Source: an optimization exercise on an open RTL-to-GDS flow (aim: a short achievable clock period and few clock cycles). Production flows keep margins and buffers that such runs may drop. Function was checked by simulation only, so behaviour that the tests miss may differ from the original. Not every run is shown, and edits may drop behaviour that the tests do not exercise.

===== flow/run.sh =====
#!/bin/bash
# synth_recipe.tcl (not shown) runs the flow's synth.tcl, then flattens the netlist and writes it again
# the make line also repeats each setting of config.mk as NAME=value (left out here)
make -C /OpenROAD-flow-scripts/flow DESIGN_CONFIG=/design/flow/config.mk WORK_HOME=/design/flow/orfs CLKGATE_MAP_FILE= SYNTH_SCRIPT=/design/flow/synth_recipe.tcl finish

===== flow/config.mk =====
export PLATFORM = sky130hd
export DESIGN_NAME = CPU_31
export DESIGN_NICKNAME = CPU_31
export VERILOG_FILES = /design/flow/design.v
export SDC_FILE = /design/flow/constraint.sdc
export NUM_CORES = 4
export LEC_CHECK = 0
export CAP_MARGIN = 20
export CELL_PAD_IN_SITES_DETAIL_PLACEMENT = 3
export CELL_PAD_IN_SITES_GLOBAL_PLACEMENT = 3
export CORE_MARGIN = 2
export CORE_UTILIZATION = 25
export PLACE_DENSITY = 0.4
export SLEW_MARGIN = 20

===== flow/constraint.sdc =====
create_clock -name core_clock -period 300.0 [get_ports {clk}]
set_input_delay 60.0000 -clock core_clock [delete_from_list [all_inputs] [get_ports {clk}]]
set_output_delay 60.0000 -clock core_clock [all_outputs]
set_load 0.01 [all_outputs]

===== flow/design.v =====
module CPU_31(
   input clk,
   input rst,
   output [10:0] imem_addr,
   input  [31:0] imem_data,
   output [9:0]  dmem_addr,
   output        dmem_we,
   output [31:0] dmem_wdata,
   input  [31:0] dmem_rdata
    );
    reg  [31:0] pcF;
    reg  [31:0] irE;
    reg  [31:0] pcE;
    reg         vE;
    reg  [31:0] rf [1:31];
    reg  [31:0] HI, LO;
    reg  [31:0] cp0 [0:31];
    reg  [9:0]  maddr;
    reg         mwe;
    reg  [31:0] mwdata;
    reg         ldM;
    reg  [4:0]  rdM;
    reg  [2:0]  ltM;
    reg         ldW;
    reg  [4:0]  rdW;
    reg  [2:0]  ltW;
    reg  [31:0] ldr;
    reg         dbusy;
    reg  [1:0]  dcnt;
    reg  [32:0] drem;
    reg  [31:0] dquo;
    reg  [31:0] ddiv;
    reg         dsq, dsr, dbz;
    assign imem_addr  = pcF[10:0];
    assign dmem_addr  = maddr;
    assign dmem_we    = mwe;
    assign dmem_wdata = mwdata;
    reg [31:0] ldval;
    always @(*) begin
        case (ltW)
            3'd1:    ldval = {{24{ldr[7]}}, ldr[7:0]};
            3'd2:    ldval = {24'b0, ldr[7:0]};
            3'd3:    ldval = {{16{ldr[15]}}, ldr[15:0]};
            3'd4:    ldval = {16'b0, ldr[15:0]};
            default: ldval = ldr;
        endcase
    end
    wire [5:0]  op  = irE[31:26];
    wire [4:0]  rs  = irE[25:21];
    wire [4:0]  rt  = irE[20:16];
    wire [4:0]  rd  = irE[15:11];
    wire [4:0]  sa  = irE[10:6];
    wire [5:0]  fn  = irE[5:0];
    wire [15:0] imm = irE[15:0];
    wire opR   = (op == 6'b000000);
    wire iADD  = opR && (fn == 6'b100000);
    wire iADDU = opR && (fn == 6'b100001);
    wire iSUB  = opR && (fn == 6'b100010);
    wire iSUBU = opR && (fn == 6'b100011);
    wire iAND  = opR && (fn == 6'b100100);
    wire iOR   = opR && (fn == 6'b100101);
    wire iXOR  = opR && (fn == 6'b100110);
    wire iNOR  = opR && (fn == 6'b100111);
    wire iSLT  = opR && (fn == 6'b101010);
    wire iSLTU = opR && (fn == 6'b101011);
    wire iSLL  = opR && (fn == 6'b000000);
    wire iSRL  = opR && (fn == 6'b000010);
    wire iSRA  = opR && (fn == 6'b000011);
    wire iSLLV = opR && (fn == 6'b000100);
    wire iSRLV = opR && (fn == 6'b000110);
    wire iSRAV = opR && (fn == 6'b000111);
    wire iJR   = opR && (fn == 6'b001000);
    wire iJALR = opR && (fn == 6'b001001);
    wire iSYS  = opR && (fn == 6'b001100);
    wire iBRK  = opR && (fn == 6'b001101);
    wire iMFHI = opR && (fn == 6'b010000);
    wire iMTHI = opR && (fn == 6'b010001);
    wire iMFLO = opR && (fn == 6'b010010);
    wire iMTLO = opR && (fn == 6'b010011);
    wire iMULTU= opR && (fn == 6'b011001);
    wire iDIV  = opR && (fn == 6'b011010);
    wire iDIVU = opR && (fn == 6'b011011);
    wire iTEQ  = opR && (fn == 6'b110100);
    wire iBGEZ = (op == 6'b000001);
    wire iJ    = (op == 6'b000010);
    wire iJAL  = (op == 6'b000011);
    wire iBEQ  = (op == 6'b000100);
    wire iBNE  = (op == 6'b000101);
    wire iADDI = (op == 6'b001000);
    wire iADDIU= (op == 6'b001001);
    wire iSLTI = (op == 6'b001010);
    wire iSLTIU= (op == 6'b001011);
    wire iANDI = (op == 6'b001100);
    wire iORI  = (op == 6'b001101);
    wire iXORI = (op == 6'b001110);
    wire iLUI  = (op == 6'b001111);
    wire opC0  = (op == 6'b010000);
    wire iERET = opC0 && (fn == 6'b011000);
    wire iMFC0 = opC0 && (fn == 6'b000000) && (rs == 5'b00000);
    wire iMTC0 = opC0 && (fn == 6'b000000) && (rs != 5'b00000);
    wire opS2  = (op == 6'b011100);
    wire iCLZ  = opS2 && (fn == 6'b100000);
    wire iMUL  = opS2 && (fn == 6'b000010);
    wire iLB   = (op == 6'b100000);
    wire iLH   = (op == 6'b100001);
    wire iLW   = (op == 6'b100011);
    wire iLBU  = (op == 6'b100100);
    wire iLHU  = (op == 6'b100101);
    wire iSB   = (op == 6'b101000);
    wire iSH   = (op == 6'b101001);
    wire iSW   = (op == 6'b101011);
    wire isLoad  = iLB | iLH | iLW | iLBU | iLHU;
    wire isStore = iSB | iSH | iSW;
    wire use_rs = ~(iSLL | iSRL | iSRA | iJ | iJAL | iLUI | opC0 |
                    iSYS | iBRK | iMFHI | iMFLO);
    wire use_rt = iADD | iADDU | iSUB | iSUBU | iAND | iOR | iXOR | iNOR |
                  iSLT | iSLTU | iSLL | iSRL | iSRA | iSLLV | iSRLV | iSRAV |
                  iMULTU | iDIV | iDIVU | iTEQ | iBEQ | iBNE | iMTC0 |
                  iMUL | isStore;
    wire [31:0] rf_rs = (rs == 5'd0) ? 32'b0 : rf[rs];
    wire [31:0] rf_rt = (rt == 5'd0) ? 32'b0 : rf[rt];
    wire [31:0] rsv = (ldW && rdW == rs && rs != 5'd0) ? ldval : rf_rs;
    wire [31:0] rtv = (ldW && rdW == rt && rt != 5'd0) ? ldval : rf_rt;
    wire hilo_acc = iMFHI | iMFLO | iMTHI | iMTLO | iMULTU | iDIV | iDIVU;
    wire ld_haz = ldM && (rdM != 5'd0) &&
                  ((use_rs && rs == rdM) || (use_rt && rt == rdM));
    wire stallE = vE && (ld_haz || (hilo_acc && dbusy));
    wire commit = vE && !stallE;
    wire [31:0] simm = {{16{imm[15]}}, imm};
    wire [31:0] zimm = {16'b0, imm};
    wire [31:0] pcE1 = pcE + 32'd1;
    wire [63:0] prod = {32'b0, rsv} * {32'b0, rtv};
    wire [31:0] addv = rsv + rtv;
    wire [31:0] subv = rsv - rtv;
    wire [31:0] addiv = rsv + simm;
    wire        sltv  = (rsv[31] ^ rtv[31]) ? rsv[31] : (rsv < rtv);
    wire        sltuv = (rsv < rtv);
    wire        sltiv = (rsv[31] ^ simm[31]) ? rsv[31] : (rsv < simm);
    wire        sltiuv= (rsv < zimm);
    wire [4:0]  shamt = (iSLLV | iSRLV | iSRAV) ? rsv[4:0] : sa;
    wire [31:0] sllv = rtv << shamt;
    wire [31:0] srlv = rtv >> shamt;
    wire signed [31:0] rtvs = rtv;
    wire [31:0] srav = rtvs >>> shamt;
    reg [4:0] clzv;
    integer k;
    always @(*) begin
        clzv = 5'd0;
        for (k = 0; k < 32; k = k + 1)
            if (rsv[k]) clzv = 5'd31 - k[4:0];
    end
    reg [31:0] res;
    always @(*) begin
        res = 32'b0;
        if (iADD | iADDU)         res = addv;
        else if (iSUB | iSUBU)    res = subv;
        else if (iAND)            res = rsv & rtv;
        else if (iOR)             res = rsv | rtv;
        else if (iXOR)            res = rsv ^ rtv;
        else if (iNOR)            res = ~(rsv | rtv);
        else if (iSLT)            res = {31'b0, sltv};
        else if (iSLTU)           res = {31'b0, sltuv};
        else if (iSLL | iSLLV)    res = sllv;
        else if (iSRL | iSRLV)    res = srlv;
        else if (iSRA | iSRAV)    res = srav;
        else if (iJALR | iJAL)    res = pcE1;
        else if (iADDI | iADDIU)  res = addiv;
        else if (iSLTI)           res = {31'b0, sltiv};
        else if (iSLTIU)          res = {31'b0, sltiuv};
        else if (iANDI)           res = rsv & zimm;
        else if (iORI)            res = rsv | zimm;
        else if (iXORI)           res = rsv ^ zimm;
        else if (iLUI)            res = {imm, 16'b0};
        else if (iMFHI)           res = HI;
        else if (iMFLO)           res = LO;
        else if (iMFC0)           res = cp0[rd];
        else if (iCLZ)            res = {27'b0, clzv};
        else if (iMUL)            res = prod[31:0];
    end
    wire wr_rd = iADD | iADDU | iSUB | iSUBU | iAND | iOR | iXOR | iNOR |
                 iSLT | iSLTU | iSLL | iSRL | iSRA | iSLLV | iSRLV | iSRAV |
                 iJALR | iMFHI | iMFLO | iCLZ | iMUL;
    wire wr_rt = iADDI | iADDIU | iSLTI | iSLTIU | iANDI | iORI | iXORI |
                 iLUI | iMFC0;
    wire [4:0] wreg = iJAL ? 5'd31 : (wr_rd ? rd : rt);
    wire       we_e = commit && (wr_rd | wr_rt | iJAL) && (wreg != 5'd0);
    wire teq_trap = iTEQ && (rsv == rtv);
    wire exc      = iSYS | iBRK | teq_trap;
    wire [25:0] jidx = irE[25:0] - 26'h0100000;
    wire        br_t = (iBEQ && rsv == rtv) || (iBNE && rsv != rtv) ||
                       (iBGEZ && !rsv[31]);
    reg [31:0] nextE;
    always @(*) begin
        if (iJ | iJAL)          nextE = {pcE[31:28], 2'b00, jidx};
        else if (iJR | iJALR)   nextE = rsv;
        else if (exc)           nextE = 32'd1;
        else if (iERET)         nextE = cp0[14];
        else if (br_t)          nextE = pcE1 + simm;
        else                    nextE = pcE1;
    end
    wire redirect = commit && (nextE != pcF);
    reg [31:0] rf_next [1:31];
    integer i;
    always @(*) begin
        for (i = 1; i < 32; i = i + 1) begin
            rf_next[i] = rf[i];
            if (ldW && rdW == i[4:0]) rf_next[i] = ldval;
            if (we_e && wreg == i[4:0]) rf_next[i] = res;
        end
    end
    always @(posedge clk or posedge rst) begin
        if (rst) begin
            for (i = 1; i < 32; i = i + 1) rf[i] <= 32'b0;
        end else begin
            for (i = 1; i < 32; i = i + 1) rf[i] <= rf_next[i];
        end
    end
    wire dstart = commit && (iDIV | iDIVU);
    wire dsa = iDIV & rsv[31];
    wire dsb = iDIV & rtv[31];
    reg [32:0] nrem;
    reg [31:0] nquo;
    integer s;
    always @(*) begin
        nrem = drem;
        nquo = dquo;
        for (s = 0; s < 8; s = s + 1) begin
            nrem = {nrem[31:0], nquo[31]};
            nquo = {nquo[30:0], 1'b0};
            if (nrem >= {1'b0, ddiv}) begin
                nrem = nrem - {1'b0, ddiv};
                nquo[0] = 1'b1;
            end
        end
    end
    wire [31:0] qfin = dbz ? 32'b0 : (dsq ? (~nquo + 32'd1) : nquo);
    wire [31:0] rfin = dbz ? 32'b0 : (dsr ? (~nrem[31:0] + 32'd1) : nrem[31:0]);
    always @(posedge clk or posedge rst) begin
        if (rst) begin
            HI <= 32'b0; LO <= 32'b0;
            dbusy <= 1'b0; dcnt <= 2'd0;
            drem <= 33'b0; dquo <= 32'b0; ddiv <= 32'b0;
            dsq <= 1'b0; dsr <= 1'b0; dbz <= 1'b0;
        end else begin
            if (dbusy) begin
                drem <= nrem;
                dquo <= nquo;
                dcnt <= dcnt + 2'd1;
                if (dcnt == 2'd3) begin
                    dbusy <= 1'b0;
                    LO <= qfin;
                    HI <= rfin;
                end
            end
            if (dstart) begin
                dbusy <= 1'b1;
                dcnt  <= 2'd0;
                drem  <= 33'b0;
                dquo  <= dsa ? (~rsv + 32'd1) : rsv;
                ddiv  <= dsb ? (~rtv + 32'd1) : rtv;
                dsq   <= dsa ^ dsb;
                dsr   <= dsa;
                dbz   <= (rtv == 32'b0);
            end
            if (commit && iMTHI)  HI <= rsv;
            if (commit && iMTLO)  LO <= rsv;
            if (commit && iMULTU) begin HI <= prod[63:32]; LO <= prod[31:0]; end
        end
    end
    wire [31:0] cp0_12 = cp0[12];
    wire [31:0] cp0_13 = cp0[13];
    wire [4:0]  ecode  = iSYS ? 5'd8 : (iBRK ? 5'd9 : 5'd13);
    reg  [31:0] cp0_next [0:31];
    always @(*) begin
        for (i = 0; i < 32; i = i + 1) begin
            cp0_next[i] = cp0[i];
            if (commit && iMTC0 && rd == i[4:0]) cp0_next[i] = rtv;
        end
        if (commit && exc) begin
            cp0_next[14] = pcE;
            cp0_next[12] = {cp0_12[26:0], 5'b0};
            cp0_next[13] = {cp0_13[31:7], ecode, cp0_13[1:0]};
        end
    end
    always @(posedge clk or posedge rst) begin
        if (rst) begin
            for (i = 0; i < 32; i = i + 1) cp0[i] <= (i == 12) ? 32'd1 : 32'd0;
        end else begin
            for (i = 0; i < 32; i = i + 1) cp0[i] <= cp0_next[i];
        end
    end
    wire [31:0] eaddr = rsv + simm;
    always @(posedge clk or posedge rst) begin
        if (rst) begin
            maddr <= 10'b0; mwe <= 1'b0; mwdata <= 32'b0;
            ldM <= 1'b0; rdM <= 5'b0; ltM <= 3'b0;
            ldW <= 1'b0; rdW <= 5'b0; ltW <= 3'b0; ldr <= 32'b0;
        end else begin
            maddr  <= eaddr[9:0];
            mwe    <= commit && isStore;
            mwdata <= iSB ? {24'b0, rtv[7:0]} : (iSH ? {16'b0, rtv[15:0]} : rtv);
            ldM    <= commit && isLoad && (rt != 5'd0);
            rdM    <= rt;
            ltM    <= iLB ? 3'd1 : iLBU ? 3'd2 : iLH ? 3'd3 : iLHU ? 3'd4 : 3'd0;
            ldW    <= ldM && !(we_e && wreg == rdM);
            rdW    <= rdM;
            ltW    <= ltM;
            ldr    <= dmem_rdata;
        end
    end
    wire [31:0] fi   = imem_data;
    wire [5:0]  fop  = fi[31:26];
    wire [5:0]  ffn  = fi[5:0];
    wire        fRt  = (fop == 6'b000000);
    wire        fJ   = (fop == 6'b000010) || (fop == 6'b000011);
    wire        fBEQ = (fop == 6'b000100);
    wire        fBNE = (fop == 6'b000101);
    wire        fBGEZ= (fop == 6'b000001);
    wire        fsame= (fi[25:21] == fi[20:16]);
    wire        fBrT = (fBEQ && (fi[15] || fsame)) || (fBNE && !fsame) || fBGEZ;
    wire        fJR  = fRt && (ffn == 6'b001000);
    wire        fEXC = fRt && ((ffn == 6'b001100) || (ffn == 6'b001101) ||
                               ((ffn == 6'b110100) && fsame));
    wire        fERET= (fi == 32'h42000018);
    wire [31:0] pcF1  = pcF + 32'd1;
    wire [31:0] fbt   = pcF1 + {{16{fi[15]}}, fi[15:0]};
    wire [25:0] fjidx = fi[25:0] - 26'h0100000;
    wire [31:0] fjt   = {pcF[31:28], 2'b00, fjidx};
    reg [31:0] predF;
    always @(*) begin
        if (fJ)          predF = fjt;
        else if (fBrT)   predF = fbt;
        else if (fJR)    predF = rf_next[31];
        else if (fEXC)   predF = 32'd1;
        else if (fERET)  predF = cp0_next[14];
        else             predF = pcF1;
    end
    always @(posedge clk or posedge rst) begin
        if (rst) begin
            pcF <= 32'b0;
            irE <= 32'b0;
            pcE <= 32'b0;
            vE  <= 1'b0;
        end else if (redirect) begin
            pcF <= nextE;
            vE  <= 1'b0;
        end else if (!stallE) begin
            pcF <= predF;
            irE <= fi;
            pcE <= pcF;
            vE  <= 1'b1;
        end
    end
endmodule

### Placed standard cells, run 1

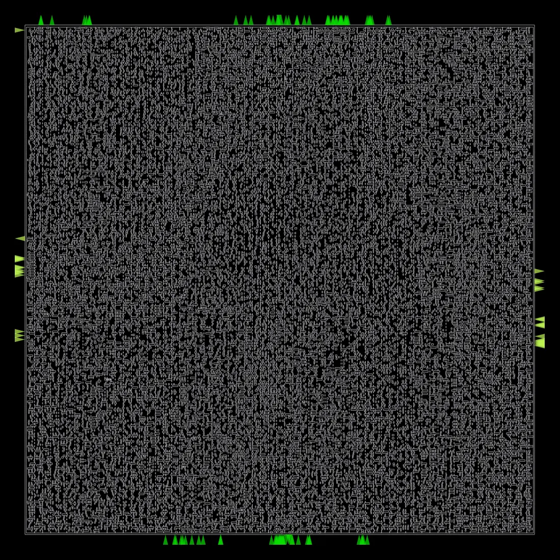
TAP cells: 9,920
FFs & Latches: 2,372
Core Area: 750,000 sq um
Fillers: 91,118
Finished Layout Cells: 33,431

### Routed clock nets over the placement, run 1

The bar under the picture is 200 microns long.
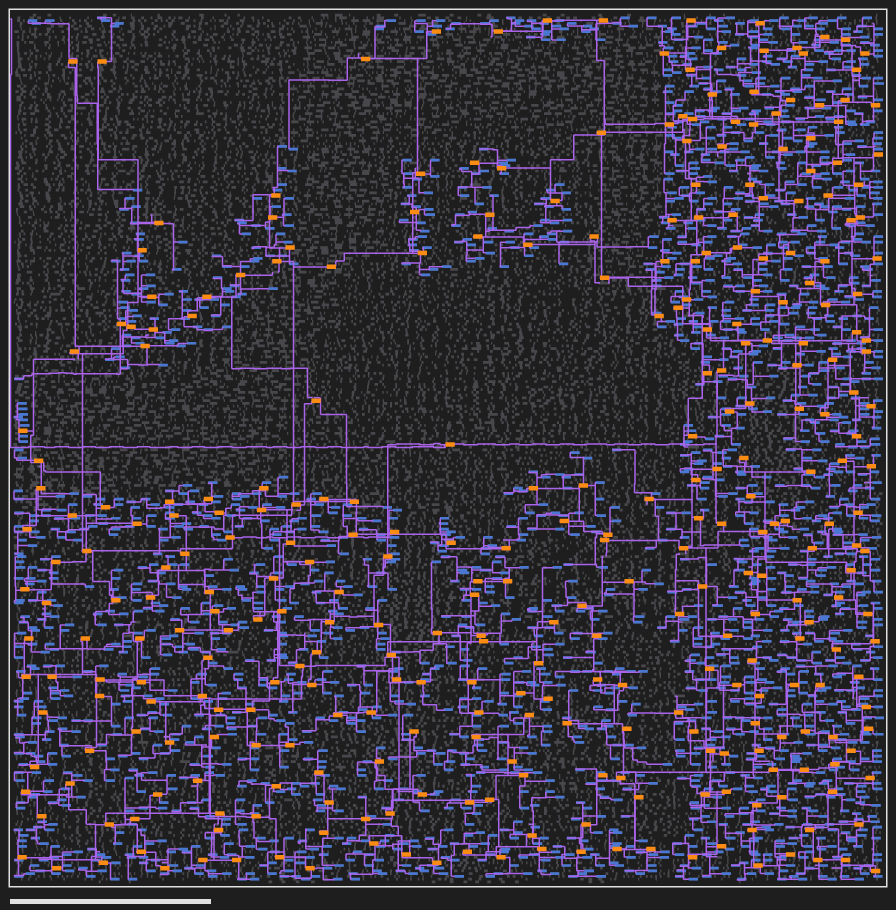
orange -> clock-net drivers  # count 331
blue -> flip-flops  # count 2,372
purple -> clock wires  # length 50.4 mm
flops lie = spread over the die
routed clock nets = 332

### Metal 4, run 1

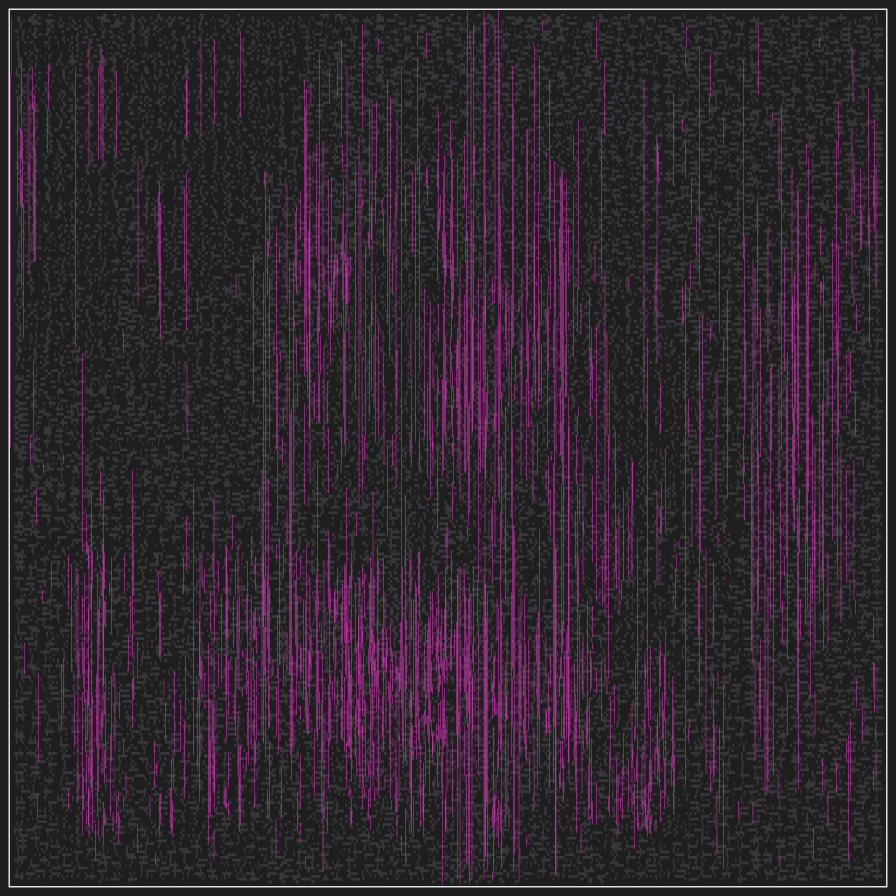
longest straight run = 637 microns
share of all routed wire = 6.2%
main direction = vertical
nets with wire on the layer = 695
wire length on this layer = 95.4 mm
Routed Wire Length: 1,550,000 microns
total number of vias: 207,732

### Finished layout with every layer on, run 1

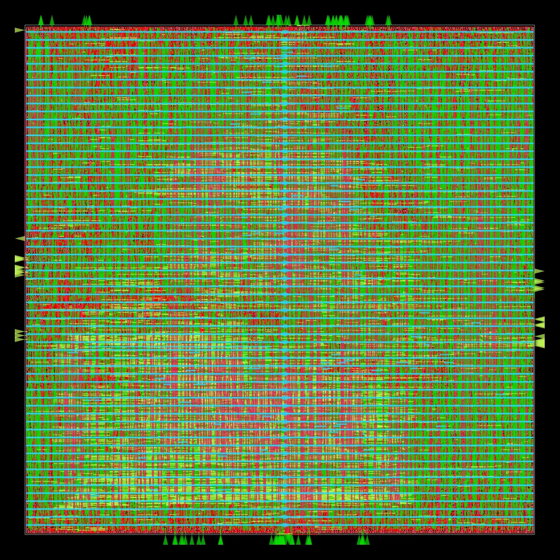
final instance area: 218,000 sq um
IO Count: 120
chip width: 871 microns
final core occ: 29.0%

-- run 1: area by class of cell --
cell class                 instances  share of cell area, %
sequential                      2372                   27.3
clock inverter                    96                  0.699
timing repair buffer            1227                   4.51
inverter                        1357                   2.34
multi-input combinational      17840                   54.9
tap                             9920                   5.70
clock buffer                     498                   4.45
antenna                          121                  0.139
-- run 1: cell families after synthesis --
group | after synthesis
AOI/OAI and AO/OA | 7179
xor gates and xnor gates | 615
adders and majority gates | 1698
buffers and inverters | 3295
DFF | 2372
muxes | 331
and+or+nand+nor | 8017
-- run 1: layer usage --
metal | track usage (%) | wire, microns | vias up
met3 | 7.78 | 119000 | 2716
met5 | 0 | 1170 | -
met4 | 19.8 | 95400 | 132
met2 | 61.0 | 679000 | 9658
li1 | - | - | 81161
met1 | 52.5 | 657000 | 114065
-- run 1: through the flow --
stage	utilization, %	hold WS (ns)
finish	29.0	0.356
global placement	27.5	0.346
global route	29.0	0.372
floorplan	-	0.331
detailed placement	27.5	0.343
CTS	29.0	0.356
-- run 1: flip-flops by register name, indices dropped and copies added (netlist names), 2 cells and up --
name	flops
pcE	32
pcF	32
drem	32
rf	992
HI	32
cp0	1024
ddiv	32
mwdata	32
dcnt	2
irE	32
ltW	3
dquo	32
rdM	5
maddr	10
ltM	3
rdW	5
ldr	32
LO	32
-- run 1: final timing paths --
kind / slack [ns] / cells past startpoint / to
worst min register to register: 0.36 / 0 / ltW[0]$_DFF_PP0_
worst max register to register: 260.65 / 120 / HI[20]$_DFFE_PP0P_
worst max-delay path: 234.00 / 26 / pcF[30]$_DFFE_PP0P_
max in group asynchronous: 235.54 / 8 / maddr[2]$_DFF_PP0_
min in group asynchronous: 59.42 / 2 / ldr[6]$_DFF_PP0_
worst min-delay path: 0.36 / 0 / ltW[0]$_DFF_PP0_
==> reports/metrics.yaml, run 1 <==
timing:
  setup_viol: 0
  fin_crit_sh_pct: 22.0
  max_freq_ghz: 0.0152
  relSlewSlack_pct: 12.8
  tns_ns: 0
  post-route-min-period_ns: 66.00
  worst_slew_pin_slew_ns: 1.31
  rsz0062_at_grt: "false"
  drv_slew: 0
  hold_viol: 0
  skew_ns: 0.107
  setup_ws_ns: 234.00
synth:
  synth_edf_count: 0
  synth_top_family_by_area: "compound AO/OA/AOI/OAI gates"
  synth-simple-area-share_pct: 18.5
  synth_compound_area_share_pct: 23.7
  ys_types: 114
  yosys_most_used_dff: "dfrtp_1"
  seq_area_frac_synth_pct: 31.6
  synthArstFlopShare_pct: 100
  synth_common_cells: "3,377 x nand2_1, 2,418 x nor2_1, 2,371 x dfrtp_1, 2,205 x a21oi_1, 1,933 x o21ai_0"
  synth_cells: 23507
  synthAdderAreaFrac_pct: 14.9
  synth_mux_area_share_pct: 1.84
  synth_area_leaders: "dfrtp_1 32%, fa_1 9.7%, nand2_1 6.7%"
  synthXorXnorAreaFrac_pct: 2.86
  synth_area_per_cell_sq_um: 8.00
  syn-num-nets: 25271
  yosys_register_bits: 2372
  synth_top_cell_by_area: "dfrtp_1"
  ys_warn_count: 37
  synth_top_area_share_pct: 31.5
  yosysMostFrequentCell: "nand2_1"
  syn_area_sq_um: 188000
detailed_routing:
  first_pass_iters: 6
  ant_nets: 0
  avgViaCountPerCell: 6.21
  drtIter0Drc: 23981
  drc: 0
  wl_per_cell_microns: 46.4
clocking:
  cts_max_level: 5
  cts_hold_buf: 0
  post_cts_buffers: 0
  cts-buffers-inserted: 331
  cts_tree: "done"
  cts-root-buf: "clkbuf_16"
  numClockSinks: 2372
  cts_resized: 0
  cts.clk_slew.worst_paths_ns: 0.07
  clkLatencyLatePin_ns: 1.11
  cts_buffer_depth: 4
worst_setup_path:
  arrival_ns: 66.92
  path_common_cell: "a21oi_1"
  r2r-start: "ddiv[10]$_DFFE_PP0P_"
  crit_fanout: 5
  crit_start: "imem_data[0]"
  cp_slowest_cell: "clkdlybuf4s50_1"
  critPathMaxStageDelay_ns: 0.89
  crit_type: "input pin to flop"
  endpoint_kind: "flop"
  cp_top_family: "compound AO/OA/AOI/OAI gates"
  critPathLaunchType: "input pin"
  worstPathRequired_ns: 300.91
  critPathBufInv: 2
floorplan:
  num_rows: 318
  initial_core_util_pct: 25.1
  dieArea_sq_um: 759000
placed_design:
  io_buffers: 119
  dp_worst_setup_slack_ns: 233.28
  gp_congestion: 0.964
  dpl_cell_area_sq_um: 206000
  dpl.hpwl_microns: 1110000
  placed_cells: 32712
cells_and_area:
  final_common_cell: "nand2_1"
  drive_above_1_share_pct: 9.88
  seqCellArea_sq_um: 59400
  multi_input_area_sq_um: 120000
  final_cell_mix: "3,354 x nand2_1, 2,352 x dfrtp_1, 2,281 x nor2_1, 2,169 x a21oi_1, 1,907 x o21ai_0"
  area_growth_pct: 15.8
  fin_nets: 24893
worst_hold_path:
  hp-class: "flop to flop"
  min-delay-start: "ltM[0]$_DFF_PP0_"
global_routing:
  gr-total-overflow: 0
  grt_max_degree: 141
  track_usage_pct: 39.5
  antenna_found_initial: 320
  grt_pass1_vias: 214335
  grt_pass1_wl_microns: 2050000
job:
  cap_viol_max_count: 0
run_status:
  outcome: "finished clean"
Testbench counts for the RTL of run 1, summed over its fixed seeds: cycles 26,974.
### Cell classes on the final placement, run 1

Fill, decap, tap and diode cells in grey.
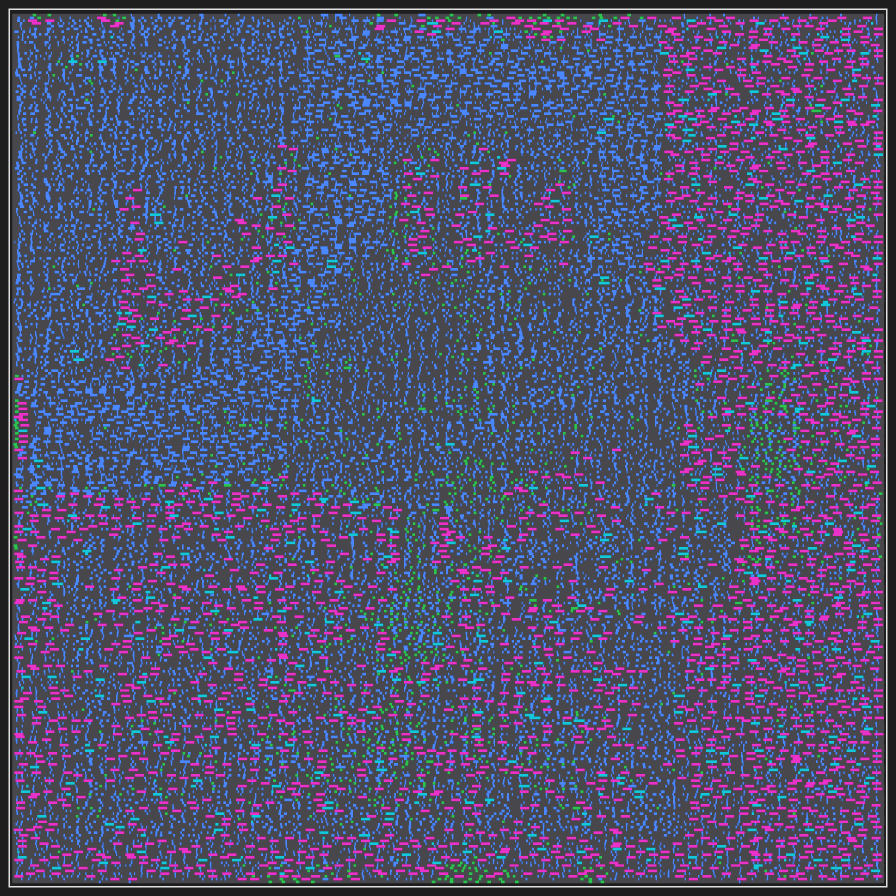

==> inputs of run 2 (changes only) <==
==> flow/flow/run.sh (new file) <==
#!/bin/bash
# The standard layout (standard.sh: standard synthesis, floorplan,
# placement, CTS, routing, finish) with the timing repair steps asked to
# reach a setup slack of 238 ns against the design's own constraints
# (300 ns clock, 60 ns I/O delays), i.e. a clock period near 62 ns.
# Gate cloning is left off so that every register keeps its standard name.
set -o pipefail
bash standard.sh SETUP_SLACK_MARGIN=238 SKIP_GATE_CLONING=1 finish > standard_flow.log 2>&1
==> flow/standard.sh (new file) <==
#!/bin/bash
# synth_recipe.tcl (not shown) runs the flow's synth.tcl, then flattens the netlist and writes it again
# the make line also repeats each setting of config.mk as NAME=value (left out here)
make -C /OpenROAD-flow-scripts/flow DESIGN_CONFIG=/design/flow/config.mk WORK_HOME=/design/flow/orfs CLKGATE_MAP_FILE= SYNTH_SCRIPT=/design/flow/synth_recipe.tcl "${@:-finish}"
--- a/flow/config.mk
+++ b/flow/config.mk
@@ -14 +14,2 @@
 export SLEW_MARGIN = 20
+export TNS_END_PERCENT = 5
removed: flow/run.sh
### Cell classes on the final placement, run 2

Fill, decap, tap and diode cells in grey.
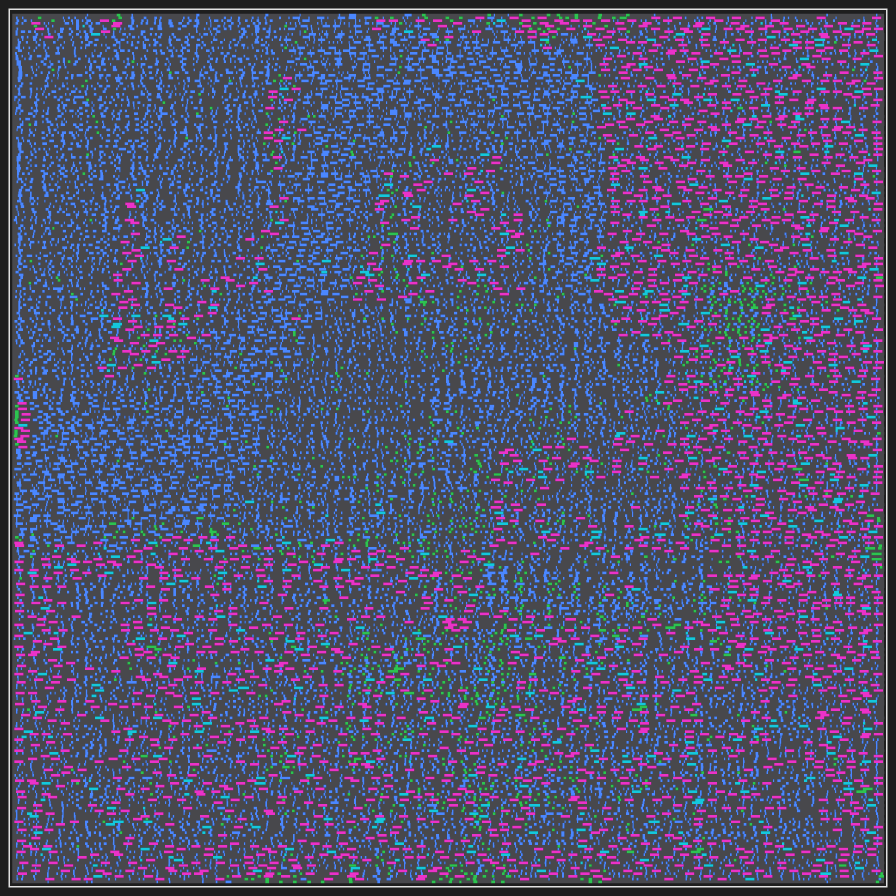
magenta -> sequential cells  # cells 2,372, share of their area 29%
blue -> remaining logic cells  # cells 19,197, share of their area 61%
cyan -> clock drivers and dummy loads  # cells 612, share of their area 5.5%
green -> remaining buffers and delay cells  # cells 1,249, share of their area 5.1%
final core occ: 29.2%
final instance area: 219,000 sq um
FP Rows: 318

### Metal 4, run 2

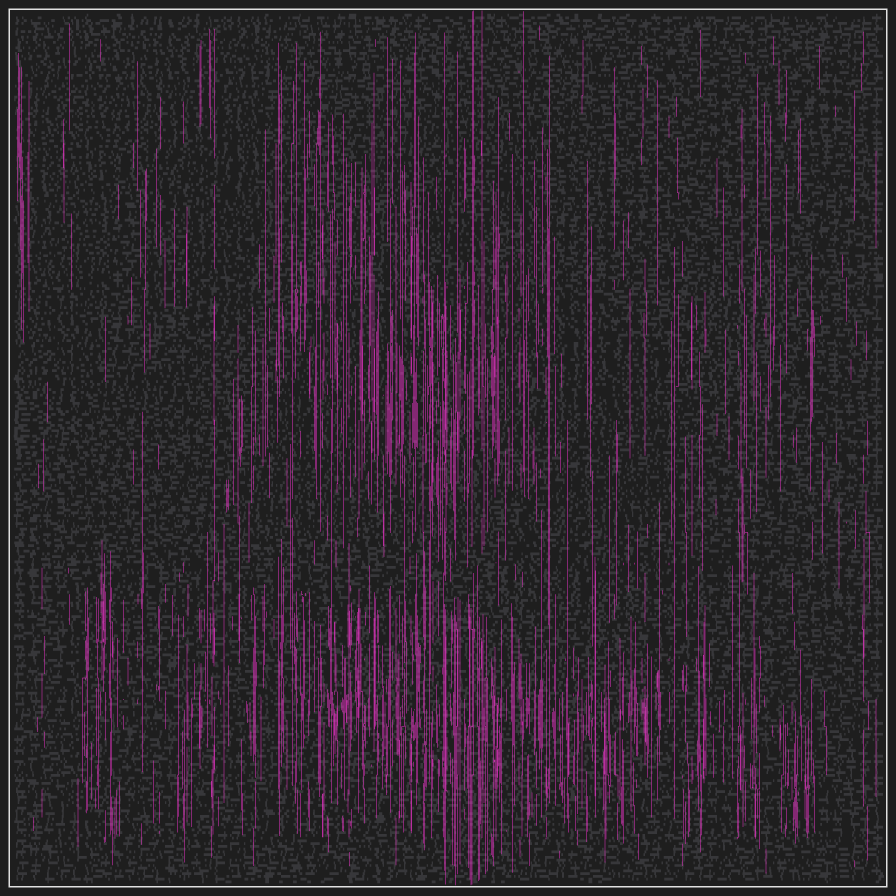
longest straight run = 743 microns
main direction = vertical
share of all routed wire = 5.4%
wire length on this layer = 82.6 mm
Routed Wire Length: 1,540,000 microns
total number of vias: 208,815

==> run 2 against run 1 <==
Critical path type unchanged. Still clean on timing, DRC and antenna. Sequential share of layout area fell by 0.15 points. Register-to-register slack improved by 0.55 ns. Utilization rose by 0.16 points. Maximum frequency rose by 4.2%. Critical endpoint unchanged.
==> reports/metrics.yaml, run 2 <==
detailed_routing:
  drtIter0Drc: 25046  # +4.4%
  drc: 0  # unchanged
  ant_nets: 0  # unchanged
  avgViaCountPerCell: 6.23  # +0.31%
  first_pass_iters: 7  # +1
  wl_per_cell_microns: 46.1  # -0.66%
cells_and_area:
  area_growth_pct: 16.4
  drive_above_1_share_pct: 10.4  # +0.48 points
  nFillCells: 90956  # -0.18%
  top_regs: "cp0: 1024 flops, rf: 992 flops"
  fin_nets: 24919  # +0.10%
  multi_input_area_sq_um: 120000  # +0.29%
  regMostFlops: "cp0"
  final_cell_mix: "3,347 x nand2_1, 2,350 x dfrtp_1, 2,275 x nor2_1, 2,159 x a21oi_1, 1,903 x o21ai_0"
  largest_reg_flops: 1024  # unchanged
  seqCellArea_sq_um: 59400  # about the same
  final_common_cell: "nand2_1"
clocking:
  cts-buffers-inserted: 335  # +1.2%
  cts_max_level: 5  # unchanged
  cts_tree: "done"
  cts_hold_buf: 0  # unchanged
  clkLatencyLatePin_ns: 1.14  # +0.03 ns
  cts.clk_slew.worst_paths_ns: 0.06  # about the same
  numClockSinks: 2372  # unchanged
  cts_buffer_depth: 4  # unchanged
  cts-root-buf: "clkbuf_16"
synth:
  synth_top_cell_by_area: "dfrtp_1"
  yosysMostFrequentCell: "nand2_1"
  yosys_register_bits: 2372  # unchanged
  seq_area_frac_synth_pct: 31.6  # unchanged
  synth_area_leaders: "dfrtp_1 32%, fa_1 9.7%, nand2_1 6.7%"
  ys_types: 114  # unchanged
  yosys_most_used_dff: "dfrtp_1"
  synthArstFlopShare_pct: 100  # unchanged
  synth_top_area_share_pct: 31.5  # unchanged
  syn_area_sq_um: 188000  # unchanged
  synth_edf_count: 0  # unchanged
  synth_cells: 23507  # unchanged
  synth_area_per_cell_sq_um: 8.00  # unchanged
  syn-num-nets: 25271  # unchanged
  synth_common_cells: "3,377 x nand2_1, 2,418 x nor2_1, 2,371 x dfrtp_1, 2,205 x a21oi_1, 1,933 x o21ai_0"
  ys_warn_count: 37  # unchanged
worst_setup_path:
  crit_type: "input pin to flop"
  arrival_ns: 64.31  # -2.61 ns
  critPathLaunchType: "input pin"
  crit_fanout: 2  # -3
  cp_top_family: "compound AO/OA/AOI/OAI gates"
  endpoint_kind: "flop"
  worstPathRequired_ns: 300.95  # +0.04 ns
  critPathMaxStageDelay_ns: 0.34  # -0.55 ns
  path_common_cell: "a21oi_2"
  regToRegSetupSlack_ns: 261.20  # +0.55 ns
  critPathBufInv: 1  # -1
  cp_slowest_cell: "fa_2"
worst_hold_path:
  hp-class: "flop to flop"
floorplan:
  fp.dieW_microns: 871  # unchanged
  dieArea_sq_um: 759000  # unchanged
  core-area_sq_um: 750000  # unchanged
  initial_core_util_pct: 25.1  # unchanged
  io_pins: 120  # unchanged
timing:
  setup_viol: 0  # unchanged
  whs_ns: 0.369  # +0.0126 ns
  worst_slew_pin_slew_ns: 1.41  # +0.100 ns
  skew_ns: 0.116  # +0.00929 ns
  rsz0062_at_grt: "true"
  post-route-min-period_ns: 63.37  # -2.63 ns
  fin_crit_sh_pct: 21.1  # -0.88 points
  relSlewSlack_pct: 6.08  # -6.7 points
  tns_ns: 0  # unchanged
  max_freq_ghz: 0.0158  # +4.2%
  drv_slew: 0  # unchanged
  hold_viol: 0  # unchanged
global_routing:
  track_usage_pct: 39.3  # -0.23 points
  grt_pass1_vias: 214857  # +0.24%
  grt_pass1_wl_microns: 2040000  # -0.45%
  grt_max_degree: 135  # -4.3%
  gr-total-overflow: 0  # unchanged
  antenna_found_initial: 307  # -4.1%
placed_design:
  gp_congestion: 0.969  # +0.55%
  io_buffers: 119  # unchanged
  dpl_cell_area_sq_um: 206000  # -0.10%
  dpl.hpwl_microns: 1090000  # -1.7%
  placed_cells: 32670  # -0.13%
job:
  cap_viol_max_count: 0  # unchanged
run_status:
  outcome: "finished clean"
### Finished layout with every layer on, run 2

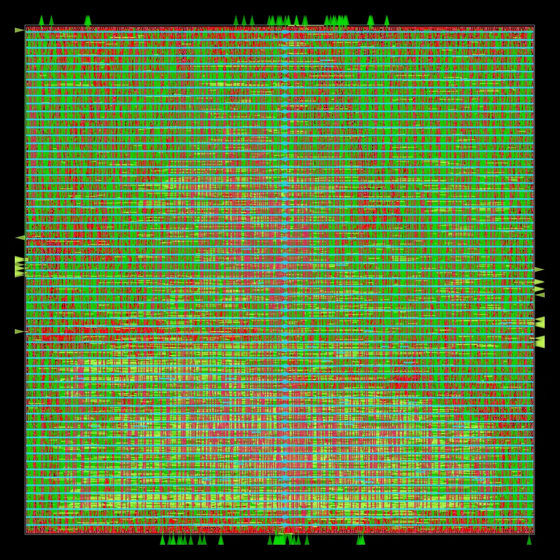
DIE HEIGHT: 871 microns
Finished Layout Cells: 33,500

-- run 2: cell count changes in the layout (fill, tap and decap cells not counted), moves of 8 or more --
cell / before / now
bufinv_16: 25 / 16
buf_12: 22 / 37
buf_4: 1084 / 1065
buf_16: 1 / 19
ha_1: 789 / 779
a21oi_1: 2169 / 2159
clkinv_2: 37 / 57
clkbuf_8: 71 / 86
clkbuf_1: 93 / 80
diode_2: 121 / 150
o21ai_1: 18 / 26
clkdlybuf4s50_1: 119 / 109
-- run 2: timing repair --
action	4_1_cts	5_1_grt
pin swaps	50	47
endpoints found under the setup margin	1570	923
resized for setup	132	36
setup buffers	40	23
gates cloned	0	0
-- run 2: final cells by class --
class                           instances  area share (%)
Multi-Input combinational cell      17840            54.7
Sequential cell                      2372            27.1
Tap cell                             9920            5.67
Timing Repair Buffer                 1249            4.81
Clock buffer                          507            4.58
Inverter                             1357            2.33
Clock inverter                        105           0.563
Antenna cell                          150           0.171
-- run 2: cell families (layout without fill, tap and decap cells) --
family	count (synthesis)	in the layout	share of synthesized area (%)
multiplexers	331	331	1.84
AO/OA/AOI/OAI	7179	7179	23.7
other	0	150	0
buffers and inverters	3295	3218	6.62
XOR/XNOR	615	615	2.86
adder cells (fa/ha/maj)	1698	1698	14.9
AND/OR/NAND/NOR	8017	8017	18.5
flip-flops	2372	2372	31.6
-- run 2: per-stage QoR --
step | worst slack, ns | util, %
after CTS | 236.82 | 29.1
after global placement | 233.05 | 27.4
final | 236.63 | 29.2
after global routing | 236.40 | 29.2
after detailed placement | 233.22 | 27.5
after floorplan | 207.03 | -
-- run 2: per-layer routing --
metal | routed length, microns | vias up | global-route usage [%]
li1 | - | 81216 | -
met1 | 664000 | 114625 | 52.9
met2 | 676000 | 10360 | 60.5
met3 | 122000 | 2544 | 8.18
met4 | 82600 | 70 | 17.7
met5 | 488 | - | 0
-- run 2: worst paths after layout --
path / startpoint / to / cells past startpoint
max in group asynchronous: rst / rf[14][25]$_DFFE_PP0P_ / 7
max: imem_data[0] / pcF[30]$_DFFE_PP0P_ / 25
min reg2reg: ltM[1]$_DFF_PP0_ / ltW[1]$_DFF_PP0_ / 0
max reg2reg: ddiv[14]$_DFFE_PP0P_ / HI[20]$_DFFE_PP0P_ / 122
min in group asynchronous: rst / rf[20][9]$_DFFE_PP0P_ / 3
min: ltM[1]$_DFF_PP0_ / ltW[1]$_DFF_PP0_ / 0

## port drivers added, routing unchanged
How much do the figures lean on ideal ports? The routed layouts below were timed once more, with nothing changed but the port constraints. Step 1 (the two cells are an assumption about what drives the block):
set clk [get_ports {clk}]
set_driving_cell -lib_cell sky130_fd_sc_hd__clkbuf_16 $clk
set_driving_cell -lib_cell sky130_fd_sc_hd__buf_2 [delete_from_list [all_inputs] $clk]
Step 2 times the ports against the registers' clock, not the clock port: input delays grow and output delays shrink by t, the midpoint of the rising clock arrivals with the driver on. a / b / c = ideal / step 1 / step 2; a / b = the first two.
run | shift t [ns] | setup slack, ns | worst setup path after step 2 | clock arrival spread, ns | cell pins on the clock port's net
run 1 | 1.196 | 233.999 / 234.114 / 232.918 | input to register | 0.110 / 0.110 | 1
run 2 | 1.190 | 236.634 / 236.597 / 235.407 | input to register | 0.116 / 0.116 | 1
After both steps setup and hold are still met in every run listed. The setup slack of run 2, which loses most, moves by -0.037 ns with the drivers and by -1.227 ns with both steps.
